Context: an optimization exercise on an open-source flow, tuned for small area, a short achievable clock period and few clock cycles. The choices shown serve that exercise and are no tape-out recipe. At most, simulation tests tie the RTL to the original design; equivalence was not proved. The series may have gaps, and a smaller design here may also do less where the tests do not look. For run 6, only the layout was checked, not whether the RTL still works. No driver is modelled on the clock port, so clocking that relies on it looks cheaper here than on a real chip. No activity file was given, so power comes from the tool's default toggle rates.

### flow/config.mk
export PLATFORM = sky130hd
export DESIGN_NAME = mips_lite
export DESIGN_NICKNAME = mips_lite
export VERILOG_FILES = /design/flow/design.v
export SDC_FILE = /design/flow/constraint.sdc
export NUM_CORES = 4
export LEC_CHECK = 0
export CAP_MARGIN = 20
export CORE_MARGIN = 2
export CORE_UTILIZATION = 40
export SLEW_MARGIN = 20
### flow/constraint.sdc
create_clock -name core_clock -period 16.0 [get_ports {clk}]
set_input_delay 3.2000 -clock core_clock [delete_from_list [all_inputs] [get_ports {clk}]]
set_output_delay 3.2000 -clock core_clock [all_outputs]
set_load 0.01 [all_outputs]
### flow/design.v
`timescale 1ps/1ps
module ALU(
    input [7:0] A,
    input [7:0] B,
    input [2:0] op_code,
    output reg [7:0] result);
    always@(*) begin
        case(op_code)
            3'b000: result <= A + B;
            3'b001: result <= A - B;
            3'b010: result <= A * B;
            3'b011: result <= (B == 8'd0) ? 8'hFF : A / B;
            3'b100: result <= A & B;
            3'b101: result <= A | B;
            3'b110: result <= A ^ B;
            3'b111: result <= 8'd0;
            default: result <= 8'dx;
        endcase
    end
endmodule
`timescale 1ps/1ps
module ALU_Src(
    input [7:0] Rt_data,
    input [7:0] Imm,
    input ALU_src_cntrl,
    output [7:0] to_ALU);
    assign to_ALU = ALU_src_cntrl ? Imm : Rt_data;
endmodule
`timescale 1ps/1ps
module Data_Mem(
    input clk,
    input rst,
    input [7:0] data_in,
    input [7:0] addr,
    input mem_write,
    output [7:0] data_out
    );
    reg [7:0] data_address [0:63];  
    always@(posedge clk or posedge rst) begin
        if(rst) begin
            integer i;
            for(i = 0; i < 64; i = i + 1) data_address[i] <= 8'd0;
        end
        else begin
            if(mem_write)
                data_address[addr] <= data_in;
        end
    end
    assign data_out = data_address[addr];
endmodule
`timescale 1ps/1ps
module Instruc_decode(
    input clk,
    input [15:0] instruc,
    output reg [2:0] ALU_op,
    output reg ALU_src_cntrl,
    output reg Reg_write,
    output reg Mem_write,
    output reg Reg_src_cntrl,
    output reg [2:0] Rs,
    output reg [2:0] Rt,
    output reg [2:0] Rd,
    output reg [2:0] Imm,
    output reg [5:0] Addr);
    always@(posedge clk) begin
        ALU_op <= instruc[15:13];
        ALU_src_cntrl <= instruc[12];
        Reg_write <= instruc[11];
        Mem_write <= instruc[10];
        Reg_src_cntrl <= instruc[9];
        Rs <= instruc[8:6];
        Rt <= instruc[5:3];
        Rd <= instruc[2:0];
        Imm <= instruc[5:3];
        Addr <= instruc[5:0];
    end
endmodule
`timescale 1ps/1ps
module Reg_Src(
    input [7:0] from_ALU,
    input [7:0] from_DMem,
    input Reg_src_cntrl,
    output [7:0] to_reg);
    assign to_reg = Reg_src_cntrl ? from_DMem : from_ALU;
endmodule
`timescale 1ps/1ps
module Register_Mem(
    input clk,
    input rst,
    input [2:0] ALU_op,
    input [2:0] rs_in,
    input [2:0] rt_in,
    input [2:0] rd_in,
    input [7:0] from_reg_src,
    input reg_write,
    output [7:0] rs_out,
    output [7:0] rt_out,
    output [7:0] save_out
    );
  reg [7:0] registers [7:0];  
    always@(posedge clk or posedge rst) begin
        if(rst) begin
            integer i;
            for(i = 0; i < 8; i = i + 1) registers[i] <= 8'd0;
        end
        else begin
            if(reg_write) begin
                if(ALU_op != 3'b111)  
                    registers[rd_in] <= from_reg_src;
                else  
                    registers[rs_in] <= from_reg_src;
            end
        end
    end
    assign rs_out = registers[rs_in];
    assign rt_out = registers[rt_in];
    assign save_out = registers[rs_in];
endmodule
`timescale 1ps/1ps
module mips_lite(
    input         clk,
    input         rst,
    input  [15:0] instr,
    input         instr_valid,
    output        instr_ready,
    output        wb_valid,
    output [2:0]  wb_reg,
    output [7:0]  wb_data,
    output        st_valid,
    output [5:0]  st_addr,
    output [7:0]  st_data
    );
    integer i;
    reg        ir_v;
    reg [15:0] ir;
    reg        stall;    
    assign instr_ready = ~stall;
    wire accept = instr_valid & ~stall;
    wire [2:0] ir_op   = ir[15:13];
    wire       ir_src  = ir[12];
    wire       ir_rw   = ir[11];
    wire       ir_mw   = ir[10];
    wire       ir_rsrc = ir[9];
    wire [2:0] ir_rs   = ir[8:6];
    wire [2:0] ir_rt   = ir[5:3];
    wire [5:0] ir_addr = ir[5:0];
    wire [2:0] ir_dst  = (ir_op == 3'd7) ? ir_rs : ir[2:0];
    wire       ir_go   = ir_v & ~stall;
    wire       ir_div  = ir_v & ir_rw & ~ir_rsrc & (ir_op == 3'd3);
    wire [2:0] in_op   = instr[15:13];
    wire       in_alu  = instr[11] & ~instr[9] & (in_op != 3'd7);
    wire       in_usrs = in_alu | instr[10];
    wire       in_usrt = in_alu & ~instr[12];
    wire       in_dep  = (in_usrs & (instr[8:6] == ir_dst)) |
                         (in_usrt & (instr[5:3] == ir_dst));
    always @(posedge clk or posedge rst) begin
        if (rst) begin
            ir_v  <= 1'b0;
            stall <= 1'b0;
        end else begin
            if (~stall)
                ir_v <= instr_valid;
            stall <= accept & ir_div & in_dep;
        end
    end
    always @(posedge clk)
        if (~stall)
            ir <= instr;
    reg [7:0] R [0:7];
    reg [7:0] M [0:63];
    reg       r_written;
    reg       m_written;
    reg       e1_rw;     
    reg       e1_mw;     
    reg [2:0] e1_op;
    reg       e1_rsrc;
    reg [2:0] e1_dst;
    reg [5:0] e1_addr;
    reg [7:0] A;
    reg [7:0] B;
    reg [7:0] st_d;      
    reg           e2_rw;
    reg           e2_div;
    reg [2:0]     e2_dst;
    reg [7:0]     e2_res;    
    reg [3:0]     e2_r;      
    reg [7:0]     e2_b;      
    reg [9:0]     e2_b3;     
    function automatic [9:0] div_step(input [7:0] r, input [1:0] ab,
                                      input [7:0] b, input [9:0] b3,
                                      input integer w);
        reg [9:0] t, d1, d2, d3;
        reg       g1, g2, g3;
        begin
            t = {r, ab} & ((10'd1 << w) - 10'd1);
            {g1, d1} = {1'b1, t} - {3'b000, b};
            {g2, d2} = {1'b1, t} - {2'b00, b, 1'b0};
            {g3, d3} = {1'b1, t} - {1'b0, b3};
            div_step = {g2 | g3, g3 | (g1 & ~g2),
                        g3 ? d3[7:0] : g2 ? d2[7:0] : g1 ? d1[7:0] : t[7:0]};
        end
    endfunction
    wire [9:0] b3 = {2'b00, B} + {1'b0, B, 1'b0};
    wire [9:0] s1 = div_step(8'd0, A[7:6], B, b3, 2);
    wire [9:0] s2 = div_step(s1[7:0], A[5:4], B, b3, 4);
    reg [7:0] alu1;    
    always @* begin
        case (e1_op)
            3'd0: alu1 = A + B;
            3'd1: alu1 = A - B;
            3'd2: alu1 = A * B;
            3'd4: alu1 = A & B;
            3'd5: alu1 = A | B;
            3'd6: alu1 = A ^ B;
            default: alu1 = 8'd0;
        endcase
    end
    wire [63:0] m_sel;
    reg  [7:0]  mem_q;
    genvar gi;
    generate
        for (gi = 0; gi < 64; gi = gi + 1) begin : g_sel
            assign m_sel[gi] = (e1_addr == gi);
        end
    endgenerate
    always @* begin
        mem_q = 8'd0;
        for (i = 0; i < 64; i = i + 1)
            mem_q = mem_q | ({8{m_sel[i]}} & M[i]);
        if (~m_written)
            mem_q = 8'd0;
    end
    wire [7:0] e1_res = e1_rsrc ? mem_q : alu1;
    wire       e1_div = ~e1_rsrc & (e1_op == 3'd3);
    wire [9:0] s3 = div_step({4'd0, e2_r}, e2_res[3:2], e2_b, e2_b3, 6);
    wire [9:0] s4 = div_step(s3[7:0], e2_res[1:0], e2_b, e2_b3, 8);
    wire [7:0] e2_fin = e2_div ? {e2_res[7:4], s3[9:8], s4[9:8]} : e2_res;
    wire [7:0] rf_rs = r_written ? R[ir_rs] : 8'd0;
    wire [7:0] rf_rt = r_written ? R[ir_rt] : 8'd0;
    wire [7:0] a_val  = (e1_rw & (e1_dst == ir_rs)) ? e1_res :
                        (e2_rw & (e2_dst == ir_rs)) ? e2_fin : rf_rs;
    wire [7:0] rt_val = (e1_rw & (e1_dst == ir_rt)) ? e1_res :
                        (e2_rw & (e2_dst == ir_rt)) ? e2_fin : rf_rt;
    wire [7:0] b_val  = ir_src ? {5'd0, ir_rt} : rt_val;
    always @(posedge clk or posedge rst) begin
        if (rst) begin
            e1_rw <= 1'b0;
            e1_mw <= 1'b0;
            e2_rw <= 1'b0;
        end else begin
            e1_rw <= ir_go & ir_rw;
            e1_mw <= ir_go & ir_mw;
            e2_rw <= e1_rw;
        end
    end
    always @(posedge clk) begin
        e1_op   <= ir_op;
        e1_rsrc <= ir_rsrc;
        e1_dst  <= ir_dst;
        e1_addr <= ir_addr;
        A       <= a_val;
        B       <= b_val;
        e2_div  <= e1_div;
        e2_dst  <= e1_dst;
        e2_res  <= e1_div ? {s1[9:8], s2[9:8], A[3:0]} : e1_res;
        e2_r    <= s2[3:0];
        e2_b    <= B;
        e2_b3   <= b3;
        st_d    <= a_val;
    end
    always @(posedge clk or posedge rst) begin
        if (rst) begin
            r_written <= 1'b0;
            m_written <= 1'b0;
        end else begin
            if (e2_rw) r_written <= 1'b1;
            if (e1_mw) m_written <= 1'b1;
        end
    end
    always @(posedge clk) begin
        for (i = 0; i < 8; i = i + 1)
            R[i] <= ({8{e2_rw & (e2_dst == i)}} & e2_fin) |
                    ({8{~(e2_rw & ((e2_dst == i) | ~r_written))}} & R[i]);
        for (i = 0; i < 64; i = i + 1)
            M[i] <= ({8{e1_mw & m_sel[i]}} & A) |
                    ({8{~(e1_mw & (m_sel[i] | ~m_written))}} & M[i]);
    end
    reg       wb_v_q;
    reg [2:0] wb_reg_q;
    reg [7:0] wb_data_q;
    always @(posedge clk or posedge rst)
        if (rst) wb_v_q <= 1'b0;
        else     wb_v_q <= e2_rw;
    always @(posedge clk) begin
        wb_reg_q  <= e2_dst;
        wb_data_q <= e2_fin;
    end
    assign wb_valid = wb_v_q;
    assign wb_reg   = wb_reg_q;
    assign wb_data  = wb_data_q;
    assign st_valid = e1_mw;
    assign st_addr  = e1_addr;
    assign st_data  = st_d;
endmodule
### flow/standard.sh
#!/bin/bash
# synth_recipe.tcl (not shown) runs the flow's synth.tcl, then flattens the netlist and writes it again
# the make line also repeats each setting of config.mk as NAME=value (left out here)
make -C /OpenROAD-flow-scripts/flow DESIGN_CONFIG=/design/flow/config.mk WORK_HOME=/design/flow/orfs CLKGATE_MAP_FILE= SYNTH_SCRIPT=/design/flow/synth_recipe.tcl "${@:-finish}"
### flow/flow/run.sh
#!/bin/bash
set -euo pipefail
bash standard.sh SETUP_SLACK_MARGIN=11.5 finish > standard.log 2>&1
Run 1, routed metal, one colour a layer:
Drawn at 1.5 px/micron. Two of the layers only.
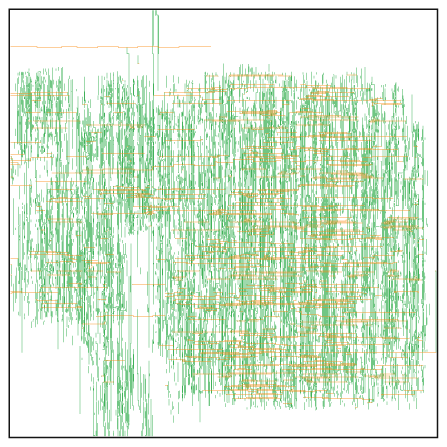
green -> M2  # wire length 53.1 mm
orange -> M3  # wire length 10,100 microns

Run 1, the routed nets:
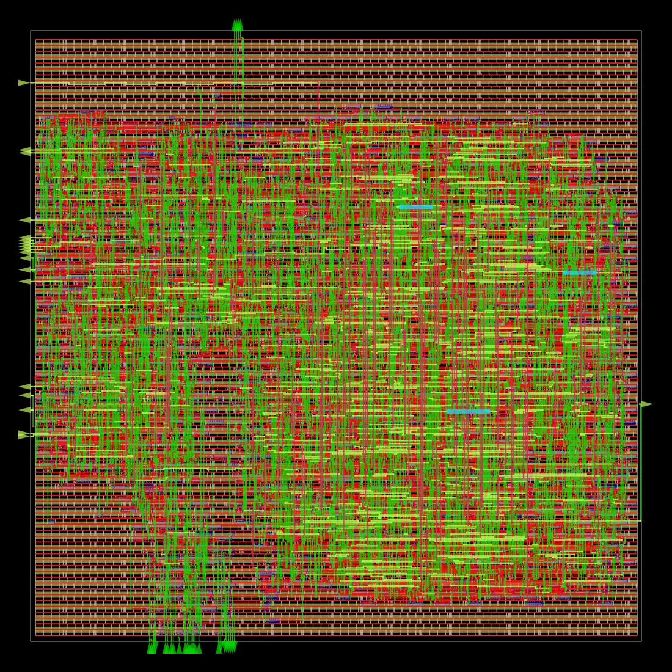
DR WL met3: 10,100 microns
wire per inst: 24.9 microns

Run 1, power grid:
Drawn at 1.5 px/micron. Pins as bars on the die edge.
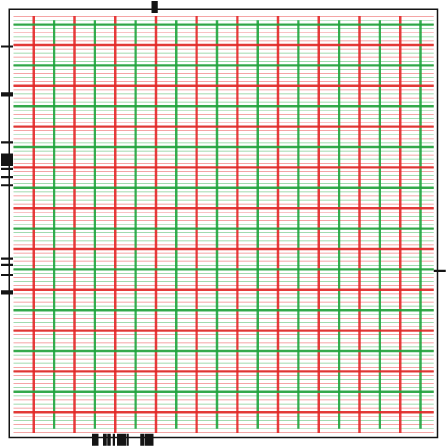
red -> VSS
green -> VDD
signal pins = 47
met5 straps = 20
met1 rails = 103
rows = 102
met4 straps = 20
die extent in x: 284 microns
worst ir drop on vdd: 0.000156 V

Run 1, clock nets:
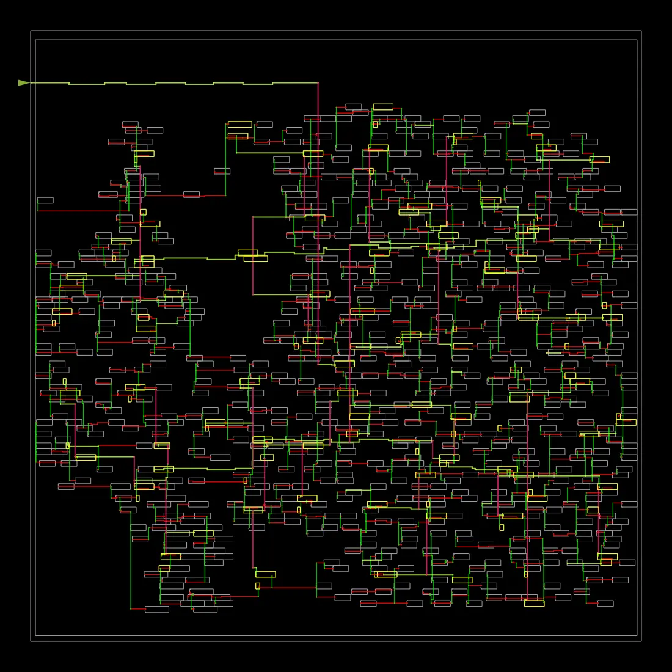
TritonCTS Buffers: 70
number of clock buffers in the layout: 99
clk pwr: 1680 uW

==> impl_metrics.env, run 1 <==
export IMPL_tns_ns=0
export IMPL_crit_chain="clkdlybuf4s15_2"
export IMPL_power_density_mw_per_mm2=138
export IMPL_clk_latency_ns=0.64
export IMPL_layout_common_cells="nand3_1 (1,134), dfxtp_1 (626), o21ai_0 (537)"
export IMPL_wl_met1_microns=48800
export IMPL_use_met1_pct=37.2
export IMPL_worst_pin_slew_ns=1.21
export IMPL_hp_start="ir[1]"
export IMPL_drive_gt1_share_pct=8.20
export IMPL_hold_viol=0
export IMPL_tritoncts="built"
export IMPL_grt_max_degree=185
export IMPL_rsz0062_at_grt="yes"
export IMPL_drc=0
export IMPL_area_growth_syn_to_layout_pct=11.0
export IMPL_hold_depth=0
export IMPL_power_uw=4830
export IMPL_vias_per_cell=6.12
export IMPL_synth_distinct_cells=83
export IMPL_intPower_uw=3270
export IMPL_seq_power_share_pct=40.5
export IMPL_reg2reg_depth=15
export IMPL_placedInstanceArea_sq_mm=0.0322
export IMPL_gp_congestion=0.900
export IMPL_cts_sinks=673
export IMPL_finalMaxSlewViolations=0
export IMPL_grt_first_pass_wirelength_microns=175000
export IMPL_vias=29100
export IMPL_fin_worst_skew_ns=0.0383
export IMPL_fill_cells=7680
export IMPL_syn_area_sq_mm=0.0315
export IMPL_crit_slowest_cell="dfxtp_2"
export IMPL_finish_utilization_pct=44.9
export IMPL_ant_nets=0
export IMPL_status="complete, no violations"
export IMPL_critPathArrivalTime_ns=1.27
export IMPL_n_tap_cell=1040
export IMPL_dpl_cell_count=4592
export IMPL_path_depth=1
export IMPL_critPathRequiredTime_ns=12.80
export IMPL_largestRegisters="M: 512 flops, R: 64 flops, ir: 16 flops"
export IMPL_core_rowCount=102
export IMPL_powerSeq_uw=1960
export IMPL_r2r_slack_ns=11.67
export IMPL_ys_ff_latch=673
export IMPL_top_register="M"
export IMPL_nNonClkInverters=101
export IMPL_postCtsSetupRepairBufs=17
export IMPL_antenna_found_initial=3
export IMPL_n_antenna_cell=0
export IMPL_synth_fa_ha_area_share_pct=5.70
export IMPL_switchingPower_uw=1560
export IMPL_synth_area_leaders="dfxtp_1 (41%), nand3_1 (18%), o21ai_0 (8.6%), ha_1 (4.3%), nand4_1 (2.8%)"
export IMPL_drv_cap=0
export IMPL_comb_power_uw=1190
export IMPL_first_pass_iters=5
export IMPL_synth_simple_gate_area_share_pct=26.7
export IMPL_power_frac_comb_pct=24.6
export IMPL_largest_register_ffs=512
export IMPL_synth_warnings=3
export IMPL_synth_most_common_cell="nand3_1"
export IMPL_buf_share_pct=3.27
export IMPL_initial_utilization_pct=40.5
export IMPL_synth_xor_area_share_pct=1.67
export IMPL_final_area_sq_mm=0.0349
Testbench counts for the RTL of run 1, summed over its fixed seeds: cycles 24,579.
Run 1, met2 routing:
Drawn at 1.5 px/micron.
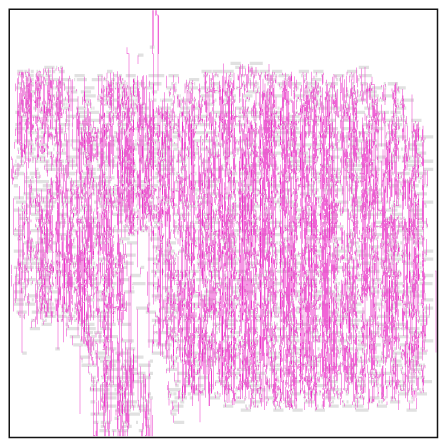

--- run 2 (diff from run 1) ---
--- a/flow/design.v
+++ b/flow/design.v
@@ -134,7 +134,8 @@
     reg        ir_v;
     reg [15:0] ir;
     reg        stall;    
-    assign instr_ready = ~stall;
+    reg        rdy;      
+    assign instr_ready = rdy;
     wire accept = instr_valid & ~stall;
     wire [2:0] ir_op   = ir[15:13];
     wire       ir_src  = ir[12];
@@ -164,6 +165,8 @@
         end
     end
     always @(posedge clk)
+        rdy <= ~(accept & ir_div & in_dep);
+    always @(posedge clk)
         if (~stall)
             ir <= instr;
     reg [7:0] R [0:7];
@@ -178,7 +181,9 @@
     reg [5:0] e1_addr;
     reg [7:0] A;
     reg [7:0] B;
-    reg [7:0] st_d;      
+    reg       st_v;
+    reg [5:0] st_a;
+    reg [7:0] st_d;
     reg           e2_rw;
     reg           e2_div;
     reg [2:0]     e2_dst;
@@ -266,7 +271,9 @@
         e2_r    <= s2[3:0];
         e2_b    <= B;
         e2_b3   <= b3;
-        st_d    <= a_val;
+        st_v    <= ir_go & ir_mw;
+        st_a    <= ir_addr & {6{ir_mw}};
+        st_d    <= a_val & {8{ir_mw}};
     end
     always @(posedge clk or posedge rst) begin
         if (rst) begin
@@ -288,17 +295,15 @@
     reg       wb_v_q;
     reg [2:0] wb_reg_q;
     reg [7:0] wb_data_q;
-    always @(posedge clk or posedge rst)
-        if (rst) wb_v_q <= 1'b0;
-        else     wb_v_q <= e2_rw;
     always @(posedge clk) begin
+        wb_v_q    <= e2_rw;
         wb_reg_q  <= e2_dst;
         wb_data_q <= e2_fin;
     end
     assign wb_valid = wb_v_q;
     assign wb_reg   = wb_reg_q;
     assign wb_data  = wb_data_q;
-    assign st_valid = e1_mw;
-    assign st_addr  = e1_addr;
+    assign st_valid = st_v;
+    assign st_addr  = st_a;
     assign st_data  = st_d;
 endmodule
==> flow/flow/run.sh (replaced) <==
#!/bin/bash
set -euo pipefail
bash standard.sh SETUP_SLACK_MARGIN=11.9 finish > standard.log 2>&1
--- a/flow/config.mk
+++ b/flow/config.mk
@@ -5,7 +5,10 @@
 export SDC_FILE = /design/flow/constraint.sdc
 export NUM_CORES = 4
 export LEC_CHECK = 0
+export ABC_AREA = 1
 export CAP_MARGIN = 20
 export CORE_MARGIN = 2
 export CORE_UTILIZATION = 40
+export CTS_CLUSTER_DIAMETER = 80
+export CTS_CLUSTER_SIZE = 25
 export SLEW_MARGIN = 20
Run 2, met2 routing:
Drawn at 1.5 px/micron.
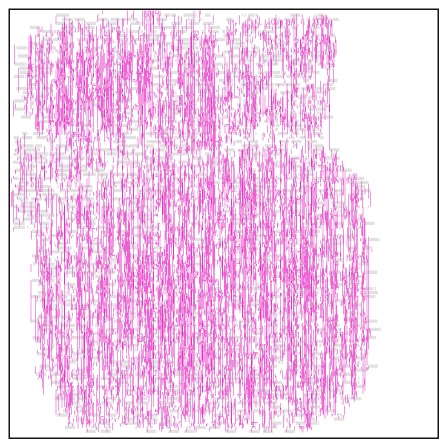
main direction = vertical
share of all routed wire = 43%
wire length on this layer = 48.7 mm
nets with wire on the layer = 3,372

Run 2, power grid:
Drawn at 1.5 px/micron. Pins as bars on the die edge.
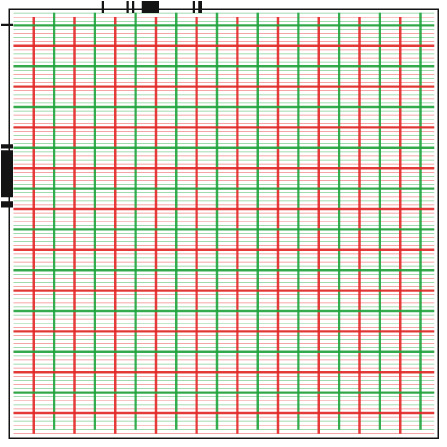
green -> VDD
red -> VSS
rows = 103
met4 straps = 20
met1 rails = 104
met5 straps = 20
signal pins = 47

==> impl_metrics.env, run 2 <==
export IMPL_status="complete, no violations"
export IMPL_clkPwrFrac_pct=25.8
export IMPL_yosys_area_top_type="dfxtp_1"
export IMPL_intPower_uw=2850
export IMPL_hold_depth=0
export IMPL_largest_cell_class="multi-input combinational cells"
export IMPL_crit_family="flip-flops"
export IMPL_antenna_found_initial=2
export IMPL_multi_input_gates=3077
export IMPL_min_to="e2_dst[1]"
export IMPL_grt_overflow_total=0
export IMPL_instances_no_fill=5321
export IMPL_grt_busiest_layer="met2"
export IMPL_syn_nets=4468
export IMPL_drive_gt1_share_pct=5.88
export IMPL_drt_iter0_drc=3710
export IMPL_crit_chain="buf_6"
export IMPL_multi_input_area_share_pct=45.5
export IMPL_power_frac_comb_pct=27.7
export IMPL_postCtsSetupRepairBufs=0
export IMPL_hold_viol=0
export IMPL_r2r_slack_ns=12.05
export IMPL_gp_congestion=0.973
export IMPL_finalSetupViolCount=0
export IMPL_final_area_sq_mm=0.0344
export IMPL_vias=29800
export IMPL_cts_hold_buf=0
export IMPL_cts_resized=139
export IMPL_buf_share_pct=2.71
export IMPL_tns_ns=0
export IMPL_clkCellAreaFrac_pct=3.45
export IMPL_hp_start="e1_dst[1]"
export IMPL_n_antenna_cell=1
export IMPL_met3_usage_pct=3.22
export IMPL_largest_register_ffs=512
export IMPL_powerClk_uw=1130
export IMPL_fin_worst_skew_ns=0.0395
export IMPL_layout_setup_ws_ns=11.72
export IMPL_synth_xor_area_share_pct=1.11
export IMPL_core_rowCount=103
export IMPL_cts_sinks=689
export IMPL_register_area_sq_mm=0.0141
export IMPL_min_period_ns=4.28
export IMPL_cts_buffers=36
export IMPL_finalMaxSlewViolations=0
export IMPL_grt_first_pass_wirelength_microns=171000
export IMPL_routed_wl_met3_microns=9340
export IMPL_ant_nets=0
export IMPL_dr_wl_met2_microns=48700
export IMPL_wl_met1_microns=52200
export IMPL_tritoncts="built"
export IMPL_comb_power_uw=1210
export IMPL_n_tap_cell=1050
export IMPL_vias_per_cell=5.60
export IMPL_core_sq_mm=0.0786
export IMPL_rsz0062_at_grt="yes"
export IMPL_ys_ff_latch=689
export IMPL_grt_max_degree=194
export IMPL_synth_simple_gate_area_share_pct=27.9
export IMPL_powerSeq_uw=2020
export IMPL_signal_buffers=111
export IMPL_switchingPower_uw=1510
export IMPL_power_uw=4360
export IMPL_critPathRequiredTime_ns=12.80
export IMPL_wl_per_cell_microns=21.5
export IMPL_finish_utilization_pct=43.8
export IMPL_layout_common_cells="nand2_1 (998), nand3_1 (656), dfxtp_1 (636)"
export IMPL_reg2reg_depth=13
export IMPL_synth_fa_ha_area_share_pct=5.67
export IMPL_syn_area_sq_mm=0.0316
export IMPL_dpl_cell_count=5234
export IMPL_first_pass_iters=5
export IMPL_initial_utilization_pct=40.2
export IMPL_fill_cells=8190
export IMPL_cp_endpoint="st_data[4]"
export IMPL_area_growth_syn_to_layout_pct=8.95
export IMPL_placedInstanceArea_sq_mm=0.0328
export IMPL_synth_distinct_cells=50
export IMPL_clk_latency_ns=0.62
export IMPL_critPathArrivalTime_ns=1.08
export IMPL_nNonClkInverters=335
export IMPL_worst_pin_slew_ns=1.13
export IMPL_drc=0
export IMPL_ir_drop_v=0.0000814
export IMPL_synth_area_leaders="dfxtp_1 (42%), nand2_1 (12%), nand3_1 (10%), o21ai_0 (9.7%), ha_1 (4.3%)"
export IMPL_synth_warnings=3
export IMPL_n_clock_buffer=43
export IMPL_power_density_mw_per_mm2=127
export IMPL_grt_pass1_vias=26400
export IMPL_die_width_microns=285
export IMPL_whs_ns=0.366
export IMPL_largestRegisters="M: 512 flops, R: 64 flops, ir: 16 flops"
export IMPL_top_register="M"
export IMPL_path_depth=1
export IMPL_use_met1_pct=40.4
export IMPL_synth_most_common_cell="nand2_1"
export IMPL_drv_cap=0
export IMPL_seq_power_share_pct=46.5
export IMPL_hpwl_microns=79100
export IMPL_crit_path_max_fanout=1
export IMPL_crit_slowest_cell="dfxtp_4"
export IMPL_postSynthCellCount=4319
Testbench counts for the RTL of run 2, summed over its fixed seeds: cycles 24,579.
Run 2, routed metal, one colour a layer:
Drawn at 1.5 px/micron. Two of the layers only.
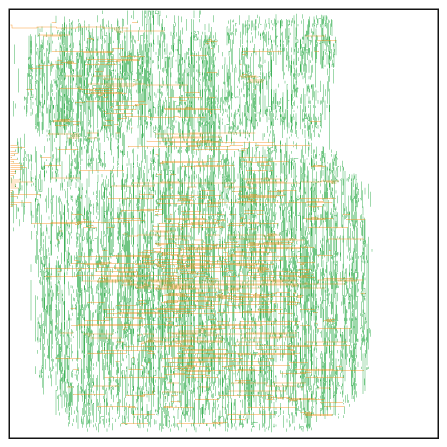

--- run 3 (diff from run 2) ---
==> flow/flow/run.sh (replaced) <==
#!/bin/bash
# Layout: the standard flow in two parts.
#  3. the rest of the standard flow.
set -euo pipefail
R=orfs/results/$FLOW_PLATFORM/mips_lite/base
bash standard.sh SETUP_SLACK_MARGIN=11.9 cts > standard_cts.log 2>&1
ODB_IN=$R/4_cts.odb ODB_OUT=$R/4_cts.odb openroad -no_init -exit flow/noroot.tcl > noroot.log 2>&1
bash standard.sh SETUP_SLACK_MARGIN=11.9 finish > standard_finish.log 2>&1
==> flow/flow/noroot.tcl (new file) <==
set db [ord::get_db]
read_db $::env(ODB_IN)
set block [ord::get_db_block]
set root [$block findInst clkbuf_0_clk]
if {$root eq "NULL"} { puts "noroot: no root buffer"; write_db $::env(ODB_OUT); exit 0 }
set in_net ""
set out_net ""
foreach it [$root getITerms] {
  set n [$it getNet]
  if {$n eq "NULL"} continue
  if {[$it isInputSignal]} { set in_net $n } elseif {[$it isOutputSignal]} { set out_net $n }
}
set loads {}
foreach it [$out_net getITerms] {
  if {[$it getInst] ne $root} { lappend loads $it }
}
puts "noroot: [$in_net getName] -> [$out_net getName], [llength $loads] loads"
if {[llength $loads] > 4} { puts "noroot: too many loads, keeping root"; write_db $::env(ODB_OUT); exit 0 }
foreach it $loads { $it disconnect; $it connect $in_net }
odb::dbInst_destroy $root
odb::dbNet_destroy $out_net
write_db $::env(ODB_OUT)
Run 3, routed metal, one colour a layer:
Drawn at 1.5 px/micron. Two of the layers only.
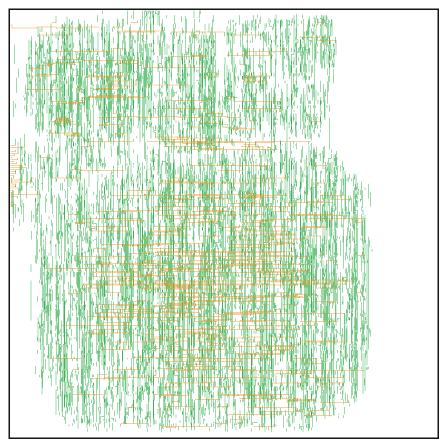
orange -> M3  # wire length 9,200 microns
green -> M2  # wire length 48.9 mm

Run 3, clock nets:
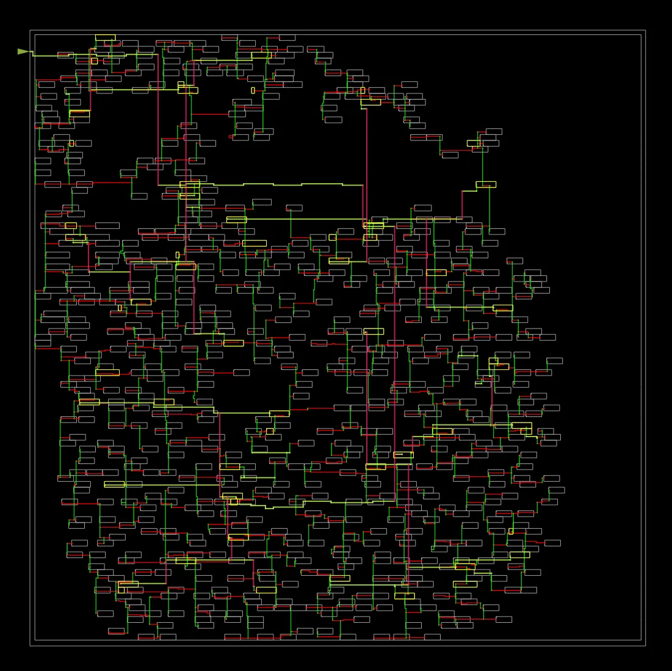
sequential cell count: 689
clk pwr: 1100 uW
clock sink count: 689
Clock Skews: 0.0318 ns
clk latency of the worst-skew pair: 0.42 ns

==> impl_metrics.env, run 3 <==
export IMPL_synth_warnings=3
export IMPL_rsz0062_at_grt="yes"
export IMPL_synth_distinct_cells=50
export IMPL_cts_resized=139
export IMPL_p_leak_uw=0.0146
export IMPL_multi_input_area_share_pct=45.5
export IMPL_min_period_ns=4.09
export IMPL_synth_xor_area_share_pct=1.11
export IMPL_ant_nets=0
export IMPL_core_sq_mm=0.0786
export IMPL_status="complete, no violations"
export IMPL_whs_ns=0.368
export IMPL_ys_ff_latch=689
export IMPL_grt_busiest_layer="met2"
export IMPL_signal_buffers=119
export IMPL_register_area_sq_mm=0.0140
export IMPL_n_antenna_cell=0
export IMPL_clkPwrFrac_pct=25.3
export IMPL_finalSetupViolCount=0
export IMPL_synth_area_leaders="dfxtp_1 (42%), nand2_1 (12%), nand3_1 (10%), o21ai_0 (9.7%), ha_1 (4.3%)"
export IMPL_buf_share_pct=2.78
export IMPL_first_pass_iters=8
export IMPL_area_growth_syn_to_layout_pct=8.98
export IMPL_crit_family="flip-flops"
export IMPL_drive_gt1_share_pct=5.87
export IMPL_dpl_cell_count=5234
export IMPL_dr_wl_met2_microns=48900
export IMPL_tritoncts="built"
export IMPL_gp_congestion=0.973
export IMPL_use_met1_pct=40.2
export IMPL_placedInstanceArea_sq_mm=0.0328
export IMPL_largest_cell_class="multi-input combinational cells"
export IMPL_hp_start="e1_dst[1]"
export IMPL_cp_endpoint="st_data[4]"
export IMPL_cts_root_buf="clkbuf_16"
export IMPL_crit_chain="buf_6"
export IMPL_grt_max_degree=194
export IMPL_hpwl_microns=79100
export IMPL_intPower_uw=2840
export IMPL_drc=0
export IMPL_powerSeq_uw=2020
export IMPL_drt_iter0_drc=3576
export IMPL_path_depth=1
export IMPL_nNonClkInverters=335
export IMPL_synth_most_common_cell="nand2_1"
export IMPL_tns_ns=0
export IMPL_hold_depth=0
export IMPL_syn_area_sq_mm=0.0316
export IMPL_final_area_sq_mm=0.0344
export IMPL_top_register="M"
export IMPL_postCtsSetupRepairBufs=0
export IMPL_r2r_slack_ns=12.04
export IMPL_critPathArrivalTime_ns=0.89
export IMPL_fill_cells=8191
export IMPL_multi_input_gates=3077
export IMPL_antenna_found_initial=1
export IMPL_portBuffers=46
export IMPL_grt_first_pass_wirelength_microns=170000
export IMPL_met3_usage_pct=3.44
export IMPL_grt_pass1_vias=26400
export IMPL_crit_path_max_fanout=1
export IMPL_largestRegisters="M: 512 flops, R: 64 flops, ir: 16 flops"
export IMPL_reg2reg_depth=13
export IMPL_hold_viol=0
export IMPL_core_rowCount=103
export IMPL_synth_simple_gate_area_share_pct=27.9
export IMPL_layout_common_cells="nand2_1 (999), nand3_1 (656), dfxtp_1 (645)"
export IMPL_routed_wl_met3_microns=9200
export IMPL_vias=29800
export IMPL_syn_nets=4468
export IMPL_cts_hold_buf=0
export IMPL_switchingPower_uw=1490
export IMPL_power_uw=4330
export IMPL_largest_register_ffs=512
export IMPL_grt_overflow_total=0
export IMPL_vias_per_cell=5.59
export IMPL_crit_slowest_cell="dfxtp_4"
export IMPL_finish_utilization_pct=43.8
export IMPL_wl_met1_microns=52300
Run 3, the routed nets:
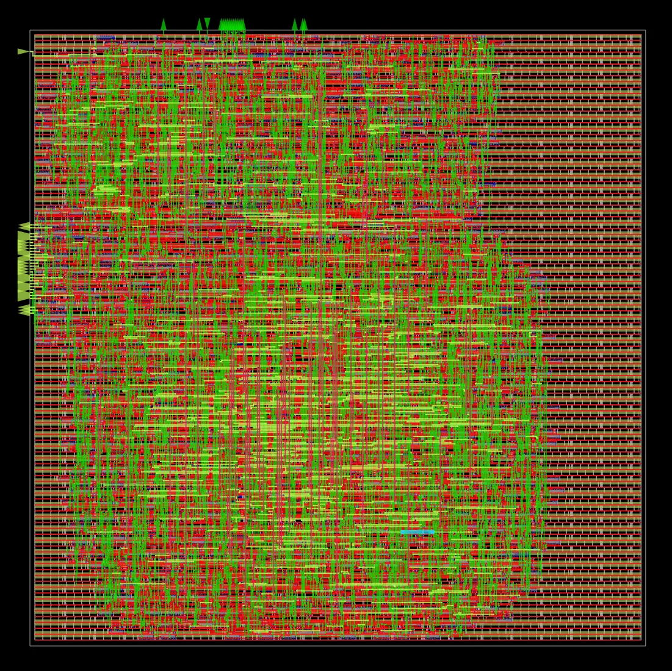

--- run 4 (diff from run 3) ---
--- a/flow/config.mk
+++ b/flow/config.mk
@@ -8,7 +8,7 @@
 export ABC_AREA = 1
 export CAP_MARGIN = 20
 export CORE_MARGIN = 2
-export CORE_UTILIZATION = 40
+export CORE_UTILIZATION = 55
 export CTS_CLUSTER_DIAMETER = 80
 export CTS_CLUSTER_SIZE = 25
 export SLEW_MARGIN = 20
Run 4, the routed nets:
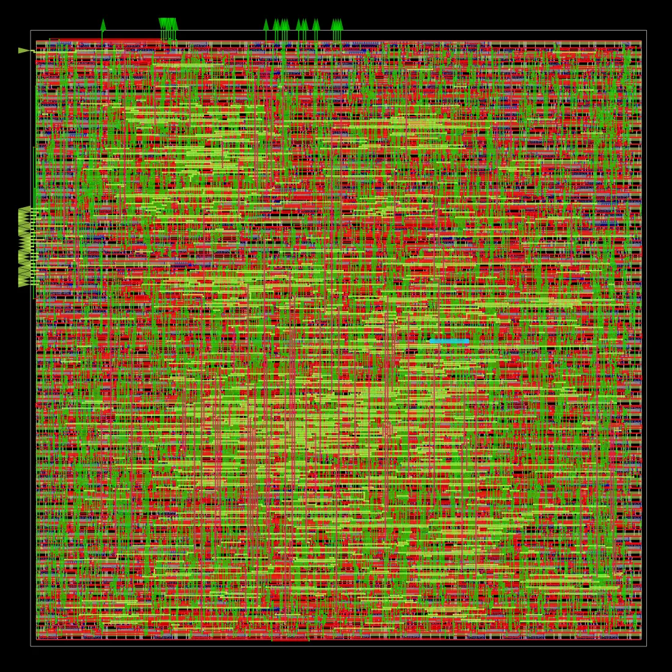
met1 WL: 49,700 microns
via count: 29,900
final WL: 113,000 microns

Run 4, power grid:
Drawn at 2 px/micron. Pins as bars on the die edge.
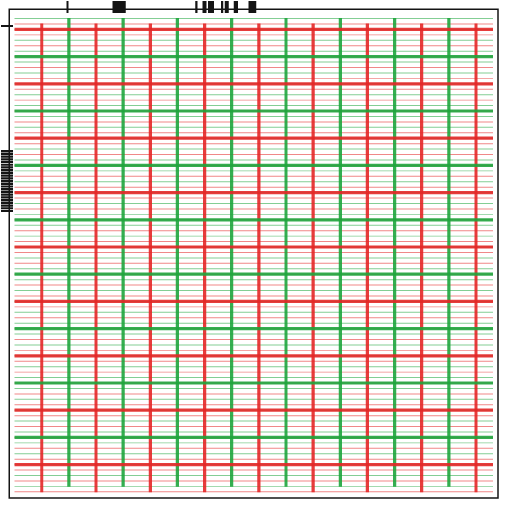
red -> VSS
green -> VDD
signal pins = 47
rows = 87
met1 rails = 88
met5 straps = 17

==> impl_metrics.env, run 4 <==
export IMPL_crit_family="flip-flops"
export IMPL_intPower_uw=2790
export IMPL_fin_worst_skew_ns=0.0408
export IMPL_drive_gt1_share_pct=5.39
export IMPL_synth_xor_area_share_pct=1.11
export IMPL_largestRegisters="M: 512 flops, R: 64 flops, ir: 16 flops"
export IMPL_core_sq_mm=0.0566
export IMPL_dpl_cell_count=4934
export IMPL_status="complete, no violations"
export IMPL_finalSetupViolCount=0
export IMPL_path_depth=1
export IMPL_largest_cell_class="multi-input combinational cells"
export IMPL_register_area_sq_mm=0.0141
export IMPL_grt_overflow_total=0
export IMPL_portBuffers=46
export IMPL_powerSeq_uw=2030
export IMPL_crit_chain="buf_6"
export IMPL_critPathArrivalTime_ns=0.85
export IMPL_reg2reg_depth=22
export IMPL_placedInstanceArea_sq_mm=0.0324
export IMPL_routed_wl_met3_microns=12400
export IMPL_drt_iter0_drc=3836
export IMPL_nNonClkInverters=335
export IMPL_min_period_ns=4.06
export IMPL_drc=0
export IMPL_grt_busiest_layer="met1"
export IMPL_clk_latency_ns=0.41
export IMPL_finish_utilization_pct=59.8
export IMPL_rsz0062_at_grt="yes"
export IMPL_hold_depth=0
export IMPL_multi_input_area_share_pct=46.4
export IMPL_met3_usage_pct=7.46
export IMPL_syn_area_sq_mm=0.0316
export IMPL_first_pass_iters=6
export IMPL_ys_ff_latch=689
export IMPL_synth_area_leaders="dfxtp_1 (42%), nand2_1 (12%), nand3_1 (10%), o21ai_0 (9.7%), ha_1 (4.3%)"
export IMPL_cts_sinks=689
export IMPL_cts_hold_buf=0
export IMPL_r2r_slack_ns=12.03
export IMPL_cp_endpoint="wb_data[0]"
export IMPL_hpwl_microns=77800
export IMPL_use_met1_pct=54.9
export IMPL_largest_register_ffs=512
export IMPL_p_leak_uw=0.0145
export IMPL_whs_ns=0.357
export IMPL_buf_share_pct=2.34
Run 4, clock nets:
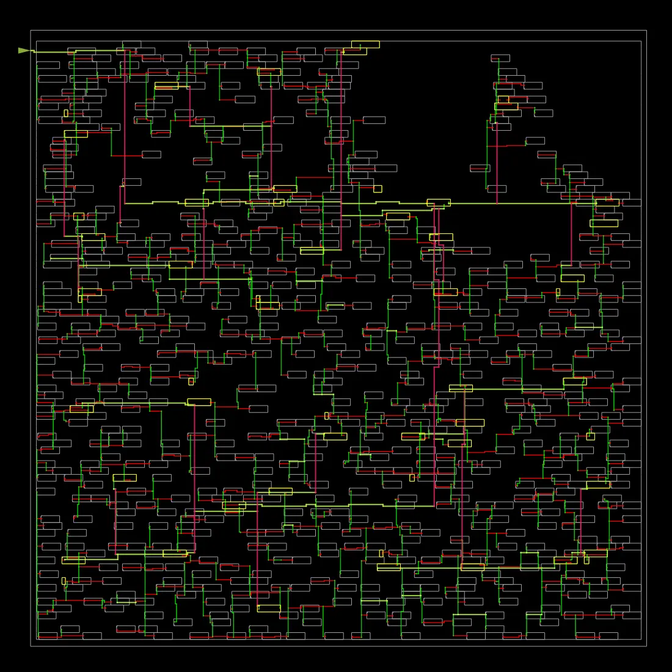

--- run 5 (diff from run 4) ---
--- a/flow/config.mk
+++ b/flow/config.mk
@@ -9,6 +9,6 @@
 export CAP_MARGIN = 20
 export CORE_MARGIN = 2
 export CORE_UTILIZATION = 55
-export CTS_CLUSTER_DIAMETER = 80
+export CTS_CLUSTER_DIAMETER = 90
 export CTS_CLUSTER_SIZE = 25
 export SLEW_MARGIN = 20
Run 5, clock nets:
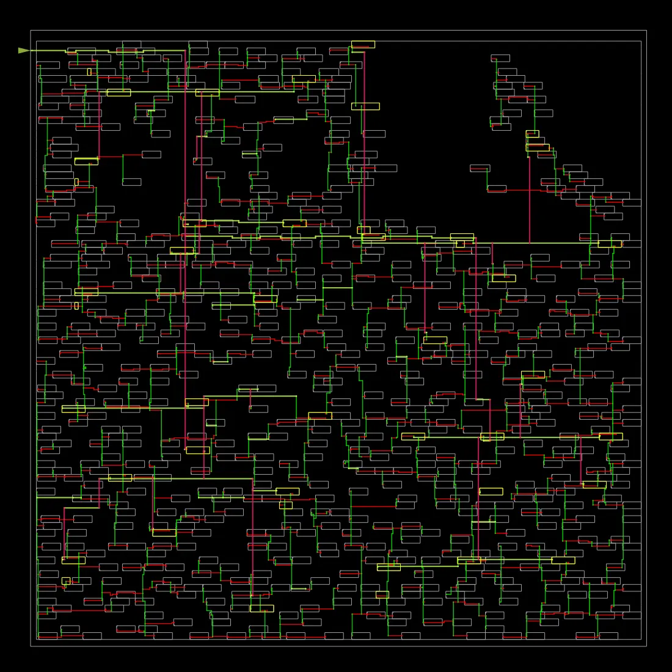
TritonCTS Buffers: 34
clk pwr: 979 uW

==> impl_metrics.env, run 5 <==
export IMPL_status="complete, no violations"
export IMPL_tns_ns=0
export IMPL_cts_hold_buf=0
export IMPL_startpoint="wb_reg_q[2]"
export IMPL_first_pass_iters=10
export IMPL_min_period_ns=4.05
export IMPL_crit_path_max_fanout=1
export IMPL_hold_depth=0
export IMPL_core_sq_mm=0.0566
export IMPL_hpwl_microns=77800
export IMPL_ant_nets=0
export IMPL_clk_latency_ns=0.41
export IMPL_cp_endpoint="wb_reg[2]"
export IMPL_syn_area_sq_mm=0.0316
export IMPL_powerSeq_uw=2030
export IMPL_dpl_cell_count=4934
export IMPL_drive_gt1_share_pct=5.26
export IMPL_grt_overflow_total=0
export IMPL_finalSetupViolCount=0
export IMPL_end_kind="output port"
export IMPL_intPower_uw=2750
export IMPL_grt_busiest_layer="met1"
export IMPL_path_depth=1
export IMPL_synth_area_leaders="dfxtp_1 (42%), nand2_1 (12%), nand3_1 (10%), o21ai_0 (9.7%), ha_1 (4.3%)"
export IMPL_buf_share_pct=2.39
export IMPL_crit_family="flip-flops"
export IMPL_clkPwrFrac_pct=23.3
export IMPL_ir_drop_v=0.000104
export IMPL_hp_start="e1_dst[1]"
export IMPL_largest_cell_class="multi-input combinational cells"
export IMPL_placedInstanceArea_sq_mm=0.0324
export IMPL_drc=0
export IMPL_layout_common_cells="nand2_1 (998), nand3_1 (657), dfxtp_1 (637)"
export IMPL_cp_num_buf_inv=1
export IMPL_routed_wl_met3_microns=12800
export IMPL_synth_top_cell_area_share_pct=42.2
export IMPL_clkCellAreaFrac_pct=2.86
export IMPL_multi_input_gates=3077
export IMPL_cts_sinks=689
export IMPL_rsz0062_at_grt="yes"
export IMPL_core_rowCount=87
export IMPL_final_area_sq_mm=0.0337
export IMPL_synth_warnings=3
export IMPL_comb_power_uw=1200
export IMPL_p_leak_uw=0.0144
export IMPL_power_density_mw_per_mm2=125
export IMPL_wl_per_cell_microns=22.5
export IMPL_wirelength_microns=113000
export IMPL_met3_usage_pct=7.13
export IMPL_largest_register_ffs=512
export IMPL_synth_xor_area_share_pct=1.11
export IMPL_portBuffers=46
export IMPL_clock_fmax_mhz=247
export IMPL_drt_iter0_drc=3768
export IMPL_crit_chain="buf_2"
export IMPL_crit_slowest_cell="dfxtp_1"
export IMPL_hold_viol=0
export IMPL_finish_utilization_pct=59.6
export IMPL_register_area_sq_mm=0.0141
export IMPL_seq_cell_share_pct=41.7
export IMPL_largestRegisters="M: 512 flops, R: 64 flops, ir: 16 flops"
export IMPL_ys_ff_latch=689
export IMPL_fin_worst_skew_ns=0.0475
export IMPL_seq_power_share_pct=48.3
export IMPL_r2r_slack_ns=12.01
export IMPL_multi_input_area_share_pct=46.5
export IMPL_nNonClkInverters=335
export IMPL_reg2reg_depth=23
export IMPL_use_met1_pct=55.0
export IMPL_whs_ns=0.359
export IMPL_vias=29800
export IMPL_top_layer="met4"
export IMPL_critPathArrivalTime_ns=0.85
export IMPL_n_antenna_cell=1
Run 5, the routed nets:
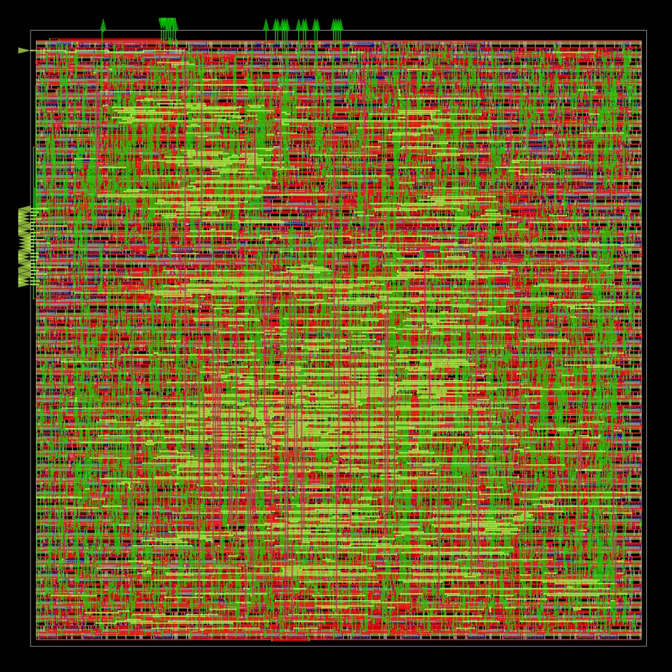
met1 WL: 49,200 microns
Routed met2 length: 47,100 microns

Run 5, met2 routing:
Drawn at 2 px/micron.
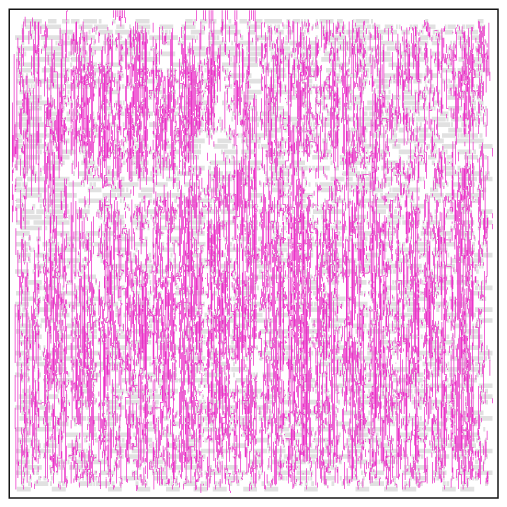

## Run 6: files that changed since run 5, shown whole
removed: flow/flow/run.sh
removed: flow/flow/noroot.tcl
removed: flow/standard.sh
==> flow/design.v <==
`timescale 1ps/1ps
module ALU(
    input [7:0] A,
    input [7:0] B,
    input [2:0] op_code,
    output reg [7:0] result);
    always@(*) begin
        case(op_code)
            3'b000: result <= A + B;
            3'b001: result <= A - B;
            3'b010: result <= A * B;
            3'b011: result <= (B == 8'd0) ? 8'hFF : A / B;
            3'b100: result <= A & B;
            3'b101: result <= A | B;
            3'b110: result <= A ^ B;
            3'b111: result <= 8'd0;
            default: result <= 8'dx;
        endcase
    end
endmodule
`timescale 1ps/1ps
module ALU_Src(
    input [7:0] Rt_data,
    input [7:0] Imm,
    input ALU_src_cntrl,
    output [7:0] to_ALU);
    assign to_ALU = ALU_src_cntrl ? Imm : Rt_data;
endmodule
`timescale 1ps/1ps
module Data_Mem(
    input clk,
    input rst,
    input [7:0] data_in,
    input [7:0] addr,
    input mem_write,
    output [7:0] data_out
    );
    reg [7:0] data_address [0:63];  
    always@(posedge clk or posedge rst) begin
        if(rst) begin
            integer i;
            for(i = 0; i < 64; i = i + 1) data_address[i] <= 8'd0;
        end
        else begin
            if(mem_write)
                data_address[addr] <= data_in;
        end
    end
    assign data_out = data_address[addr];
endmodule
`timescale 1ps/1ps
module Instruc_decode(
    input clk,
    input [15:0] instruc,
    output reg [2:0] ALU_op,
    output reg ALU_src_cntrl,
    output reg Reg_write,
    output reg Mem_write,
    output reg Reg_src_cntrl,
    output reg [2:0] Rs,
    output reg [2:0] Rt,
    output reg [2:0] Rd,
    output reg [2:0] Imm,
    output reg [5:0] Addr);
    always@(posedge clk) begin
        ALU_op <= instruc[15:13];
        ALU_src_cntrl <= instruc[12];
        Reg_write <= instruc[11];
        Mem_write <= instruc[10];
        Reg_src_cntrl <= instruc[9];
        Rs <= instruc[8:6];
        Rt <= instruc[5:3];
        Rd <= instruc[2:0];
        Imm <= instruc[5:3];
        Addr <= instruc[5:0];
    end
endmodule
`timescale 1ps/1ps
module Reg_Src(
    input [7:0] from_ALU,
    input [7:0] from_DMem,
    input Reg_src_cntrl,
    output [7:0] to_reg);
    assign to_reg = Reg_src_cntrl ? from_DMem : from_ALU;
endmodule
`timescale 1ps/1ps
module Register_Mem(
    input clk,
    input rst,
    input [2:0] ALU_op,
    input [2:0] rs_in,
    input [2:0] rt_in,
    input [2:0] rd_in,
    input [7:0] from_reg_src,
    input reg_write,
    output [7:0] rs_out,
    output [7:0] rt_out,
    output [7:0] save_out
    );
  reg [7:0] registers [7:0];  
    always@(posedge clk or posedge rst) begin
        if(rst) begin
            integer i;
            for(i = 0; i < 8; i = i + 1) registers[i] <= 8'd0;
        end
        else begin
            if(reg_write) begin
                if(ALU_op != 3'b111)  
                    registers[rd_in] <= from_reg_src;
                else  
                    registers[rs_in] <= from_reg_src;
            end
        end
    end
    assign rs_out = registers[rs_in];
    assign rt_out = registers[rt_in];
    assign save_out = registers[rs_in];
endmodule
`timescale 1ps/1ps
module mips_lite(
    input         clk,
    input         rst,
    input  [15:0] instr,
    input         instr_valid,
    output        instr_ready,
    output        wb_valid,
    output [2:0]  wb_reg,
    output [7:0]  wb_data,
    output        st_valid,
    output [5:0]  st_addr,
    output [7:0]  st_data
    );
    localparam K = 2;  
    integer i;
    reg        ir_v;
    reg [15:0] ir;
    reg        stall;    
    assign instr_ready = ~stall;
    wire accept = instr_valid & ~stall;
    wire [2:0] ir_op   = ir[15:13];
    wire       ir_src  = ir[12];
    wire       ir_rw   = ir[11];
    wire       ir_mw   = ir[10];
    wire       ir_rsrc = ir[9];
    wire [2:0] ir_rs   = ir[8:6];
    wire [2:0] ir_rt   = ir[5:3];
    wire [5:0] ir_addr = ir[5:0];
    wire [2:0] ir_dst  = (ir_op == 3'd7) ? ir_rs : ir[2:0];
    wire       ir_go   = ir_v & ~stall;
    wire       ir_div  = ir_v & ir_rw & ~ir_rsrc & (ir_op == 3'd3);
    wire [2:0] in_op   = instr[15:13];
    wire       in_alu  = instr[11] & ~instr[9] & (in_op != 3'd7);
    wire       in_usrs = in_alu | instr[10];
    wire       in_usrt = in_alu & ~instr[12];
    wire       in_dep  = (in_usrs & (instr[8:6] == ir_dst)) |
                         (in_usrt & (instr[5:3] == ir_dst));
    always @(posedge clk or posedge rst) begin
        if (rst) begin
            ir_v  <= 1'b0;
            stall <= 1'b0;
        end else begin
            if (~stall)
                ir_v <= instr_valid;
            stall <= accept & ir_div & in_dep;
        end
    end
    always @(posedge clk)
        if (~stall)
            ir <= instr;
    reg [7:0] R [0:7];
    reg [7:0] M [0:63];
    reg       r_written;
    reg       m_written;
    reg       e1_rw;     
    reg       e1_mw;     
    reg [2:0] e1_op;
    reg       e1_rsrc;
    reg [2:0] e1_dst;
    reg [5:0] e1_addr;
    reg [7:0] A;
    reg [7:0] B;
    reg           e2_rw;
    reg           e2_div;
    reg [2:0]     e2_dst;
    reg [7:0]     e2_res;    
    reg [7-K:0]   e2_r;      
    reg [7:0]     e2_b;      
    wire [9:0] b3 = {2'b00, B} + {1'b0, B, 1'b0};
    reg [9:0] t1, d1, d2, d3;
    reg [7:0] r1;
    reg [7:0] q1;
    reg       g1, g2, g3;
    always @* begin
        r1 = 8'd0;
        q1 = 8'd0;
        for (i = 6; i >= K; i = i - 2) begin
            t1 = {r1, A[i+1], A[i]} & ((10'd1 << (8 - i)) - 10'd1);
            {g1, d1} = {1'b1, t1} - {3'b000, B};
            {g2, d2} = {1'b1, t1} - {2'b00, B, 1'b0};
            {g3, d3} = {1'b1, t1} - {1'b0, b3};
            q1[i+1] = g2 | g3;
            q1[i]   = g3 | (g1 & ~g2);
            r1 = g3 ? d3[7:0] : g2 ? d2[7:0] : g1 ? d1[7:0] : t1[7:0];
        end
    end
    reg [7:0] alu1;
    always @* begin
        case (e1_op)
            3'd0: alu1 = A + B;
            3'd1: alu1 = A - B;
            3'd2: alu1 = A * B;
            3'd3: alu1 = {q1[7:K], A[K-1:0]};
            3'd4: alu1 = A & B;
            3'd5: alu1 = A | B;
            3'd6: alu1 = A ^ B;
            default: alu1 = 8'd0;
        endcase
    end
    wire [7:0] e1_res = e1_rsrc ? B : alu1;
    reg [8:0] t2;
    reg [7:0] r2;
    reg [7:0] q2;
    always @* begin
        r2 = {{K{1'b0}}, e2_r};
        q2 = e2_res;
        for (i = K - 1; i >= 0; i = i - 1) begin
            t2 = {r2, e2_res[i]} & ((9'd1 << (8 - i)) - 9'd1);
            q2[i] = (t2 >= {1'b0, e2_b});
            r2 = q2[i] ? (t2[7:0] - e2_b) : t2[7:0];
        end
    end
    wire [7:0] e2_fin = e2_div ? q2 : e2_res;
    wire [7:0] rf_rs = r_written ? R[ir_rs] : 8'd0;
    wire [7:0] rf_rt = r_written ? R[ir_rt] : 8'd0;
    wire [7:0] mem_q = m_written ? M[ir_addr] : 8'd0;
    wire [7:0] a_val  = (e1_rw & (e1_dst == ir_rs)) ? e1_res :
                        (e2_rw & (e2_dst == ir_rs)) ? e2_fin : rf_rs;
    wire [7:0] rt_val = (e1_rw & (e1_dst == ir_rt)) ? e1_res :
                        (e2_rw & (e2_dst == ir_rt)) ? e2_fin : rf_rt;
    wire [7:0] m_val  = (e1_mw & (e1_addr == ir_addr)) ? A : mem_q;
    wire [7:0] b_val  = ir_rsrc ? m_val : ir_src ? {5'd0, ir_rt} : rt_val;
    always @(posedge clk or posedge rst) begin
        if (rst) begin
            e1_rw <= 1'b0;
            e1_mw <= 1'b0;
            e2_rw <= 1'b0;
        end else begin
            e1_rw <= ir_go & ir_rw;
            e1_mw <= ir_go & ir_mw;
            e2_rw <= e1_rw;
        end
    end
    always @(posedge clk) begin
        e1_op   <= ir_op;
        e1_rsrc <= ir_rsrc;
        e1_dst  <= ir_dst;
        e1_addr <= ir_addr;
        A       <= a_val;
        B       <= b_val;
        e2_div  <= (e1_op == 3'd3) & ~e1_rsrc;
        e2_dst  <= e1_dst;
        e2_res  <= e1_res;
        e2_r    <= r1[7-K:0];
        e2_b    <= B;
    end
    always @(posedge clk or posedge rst) begin
        if (rst) begin
            r_written <= 1'b0;
            m_written <= 1'b0;
        end else begin
            if (e2_rw) r_written <= 1'b1;
            if (e1_mw) m_written <= 1'b1;
        end
    end
    always @(posedge clk) begin
        for (i = 0; i < 8; i = i + 1)
            R[i] <= ({8{e2_rw & (e2_dst == i)}} & e2_fin) |
                    ({8{~(e2_rw & ((e2_dst == i) | ~r_written))}} & R[i]);
        for (i = 0; i < 64; i = i + 1)
            M[i] <= ({8{e1_mw & (e1_addr == i)}} & A) |
                    ({8{~(e1_mw & ((e1_addr == i) | ~m_written))}} & M[i]);
    end
    reg       wb_v_q;
    reg [2:0] wb_reg_q;
    reg [7:0] wb_data_q;
    always @(posedge clk or posedge rst)
        if (rst) wb_v_q <= 1'b0;
        else     wb_v_q <= e2_rw;
    always @(posedge clk) begin
        wb_reg_q  <= e2_dst;
        wb_data_q <= e2_fin;
    end
    assign wb_valid = wb_v_q;
    assign wb_reg   = wb_reg_q;
    assign wb_data  = wb_data_q;
    assign st_valid = e1_mw;
    assign st_addr  = e1_addr;
    assign st_data  = A;
endmodule
==> flow/run.sh <==
#!/bin/bash
# synth_recipe.tcl (not shown) runs the flow's synth.tcl, then flattens the netlist and writes it again
# the make line also repeats each setting of config.mk as NAME=value (left out here)
make -C /OpenROAD-flow-scripts/flow DESIGN_CONFIG=/design/flow/config.mk WORK_HOME=/design/flow/orfs CLKGATE_MAP_FILE= SYNTH_SCRIPT=/design/flow/synth_recipe.tcl finish
==> flow/config.mk <==
export PLATFORM = sky130hd
export DESIGN_NAME = mips_lite
export DESIGN_NICKNAME = mips_lite
export VERILOG_FILES = /design/flow/design.v
export SDC_FILE = /design/flow/constraint.sdc
export NUM_CORES = 4
export LEC_CHECK = 0
export CAP_MARGIN = 20
export CORE_MARGIN = 2
export CORE_UTILIZATION = 40
export SLEW_MARGIN = 20
Run 6, met2 routing:
Drawn at 1.5 px/micron.
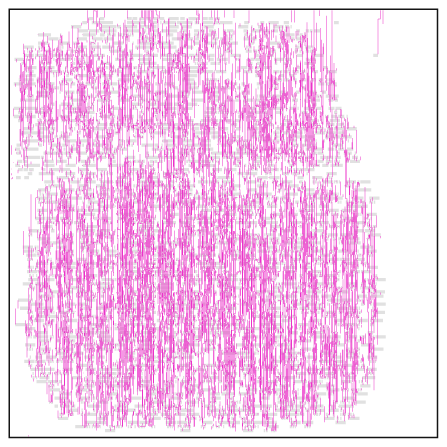
main direction = vertical
share of all routed wire = 41%
nets with wire on the layer = 2,981

==> impl_metrics.env, run 6 <==
export IMPL_status="complete, no violations"
export IMPL_synth_warnings=3
export IMPL_cp_num_buf_inv=3
export IMPL_hpwl_microns=82800
export IMPL_dpl_cell_count=5004
export IMPL_use_met1_pct=42.3
export IMPL_hold_depth=0
export IMPL_clk_latency_ns=0.63
export IMPL_multi_input_gates=3051
export IMPL_clock_fmax_mhz=120
export IMPL_reg2reg_depth=25
export IMPL_layout_common_cells="nand2_1 (1,250), dfxtp_1 (634), o21ai_0 (573)"
export IMPL_whs_ns=0.393
export IMPL_ant_nets=0
export IMPL_clkPwrFrac_pct=35.2
export IMPL_path_depth=25
export IMPL_vias=29500
export IMPL_hold_viol=0
export IMPL_cts_hold_buf=0
export IMPL_finish_utilization_pct=45.8
export IMPL_largestRegisters="M: 512 flops, R: 64 flops, ir: 16 flops"
export IMPL_routed_wl_met3_microns=13700
export IMPL_ir_drop_v=0.0000846
export IMPL_cts_buffers=73
export IMPL_portBuffers=46
export IMPL_core_sq_mm=0.0777
export IMPL_ys_ff_latch=666
export IMPL_final_area_sq_mm=0.0356
export IMPL_dr_wl_met2_microns=50600
export IMPL_rsz0062_at_grt="no"
export IMPL_clkCellAreaFrac_pct=6.68
export IMPL_met3_usage_pct=5.83
export IMPL_wl_per_cell_microns=23.8
export IMPL_core_rowCount=102
export IMPL_largest_cell_class="multi-input combinational cells"
export IMPL_critPathArrivalTime_ns=8.89
export IMPL_hp_start="e1_dst[2]"
export IMPL_tns_ns=0
export IMPL_crit_path_max_fanout=14
export IMPL_comb_power_uw=1160
export IMPL_multi_input_area_share_pct=46.9
export IMPL_register_area_sq_mm=0.0136
Run 6, power grid:
Drawn at 1.5 px/micron. Pins as bars on the die edge.
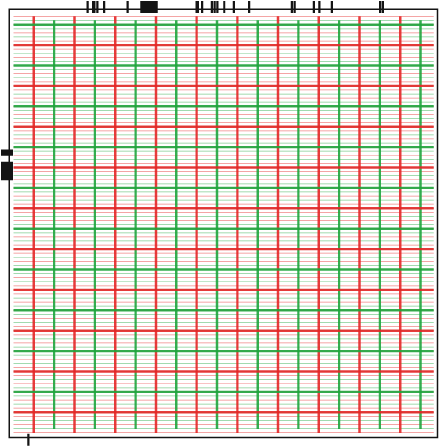
red -> VSS
green -> VDD
met1 rails = 103
met4 straps = 20
rows = 102


==> notes/layouts.md <==
Pictures saved along the way, in no particular order.

Routed metal, one colour a layer.
Drawn at 1.5 px/micron. Two of the layers only.
(a)
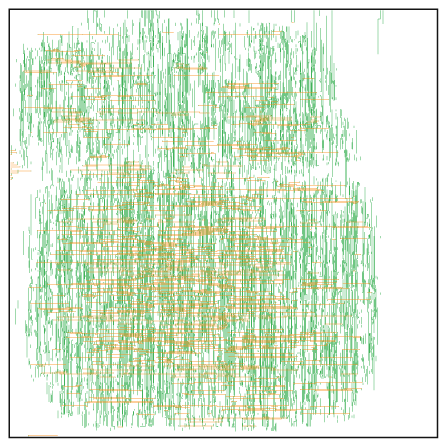
(b)
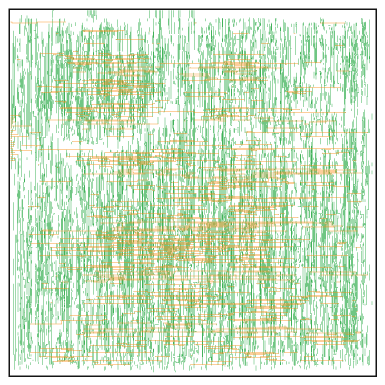
run 4 -> (b)
run 6 -> (a)

Key to (b):
green -> M2  # wire length 47.0 mm
orange -> M3  # wire length 12,400 microns


## Gallery

Cell area per tile.
panel A
Drawn at 1.5 px/micron. The die is cut into 28 by 28 equal tiles; dark blue is low, red is high, 0 to 100% covered.
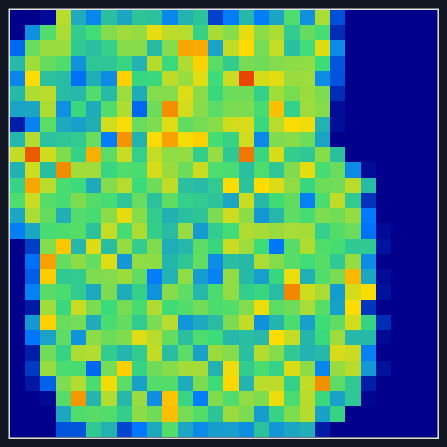
panel B
Drawn at 1.5 px/micron. The die is cut into 28 by 28 equal tiles; dark blue is low, red is high, 0 to 100% covered.
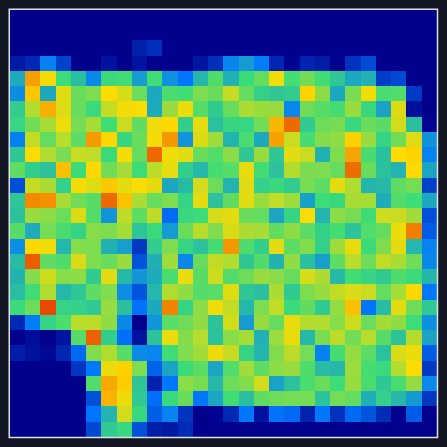
panel C
Drawn at 1.5 px/micron. The die is cut into 24 by 24 equal tiles; dark blue is low, red is high, 0 to 100% covered.
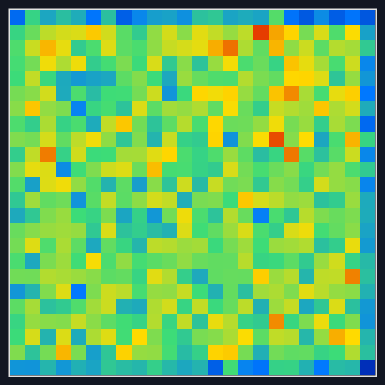
panel D
Drawn at 1.5 px/micron. The die is cut into 28 by 28 equal tiles; dark blue is low, red is high, 0 to 100% covered.
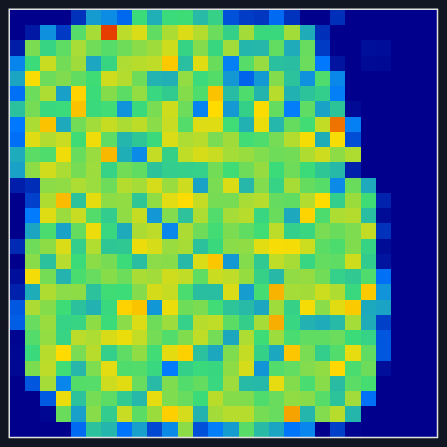
The one with the highest utilization is panel C.
The one with the smallest die is panel C.
panel C: run 5
panel A: run 3
panel B: run 1
panel D: run 6

Key to panel B:
tiles over 75% full = 4.8%
fullest tile = 92%
mean over tiles = 42%
nearly empty tiles = 19%

## afterwards: timing with drivers on the ports
No port has a modelled driver above. Below, the same layouts with a new extraction and two added sets of constraints.
Step 1, drivers: a clkbuf_16 drives clk and a buf_2 each remaining input, both assumed.
Step 2 also shifts input and output timing later by t, the mid clock arrival at the registers, as if the neighbouring blocks saw the same clock.
a / b / c = ideal ports / drivers / drivers and shift; a / b = the first two.
| run | shift t [ns] | slack for setup (ns) | hold slack, ns | worst register clock-pin slew, ns |
|---|---|---|---|---|
| run 1 | 0.685 | 11.534 / 11.469 / 11.542 | 0.396 / 0.396 / 0.396 | 0.07 / 0.07 |
| run 2 | 0.665 | 11.716 / 11.647 / 11.423 | 0.366 / 0.366 / 0.366 | 0.11 / 0.11 |
| run 3 | 0.538 | 11.911 / 11.777 / 11.575 | 0.368 / 0.368 / 0.368 | 0.11 / 0.11 |
| run 4 | 0.520 | 11.945 / 11.815 / 11.519 | 0.357 / 0.357 / 0.357 | 0.11 / 0.11 |
| run 5 | 0.519 | 11.945 / 11.818 / 11.510 | 0.359 / 0.359 / 0.359 | 0.11 / 0.11 |
| run 6 | 0.690 | 7.652 / 7.652 / 7.652 | 0.393 / 0.393 / 0.393 | 0.07 / 0.07 |
After both steps every run listed still meets setup and hold. The setup slack of run 5, which loses most, moves by -0.127 ns with the drivers and by -0.435 ns with both steps.
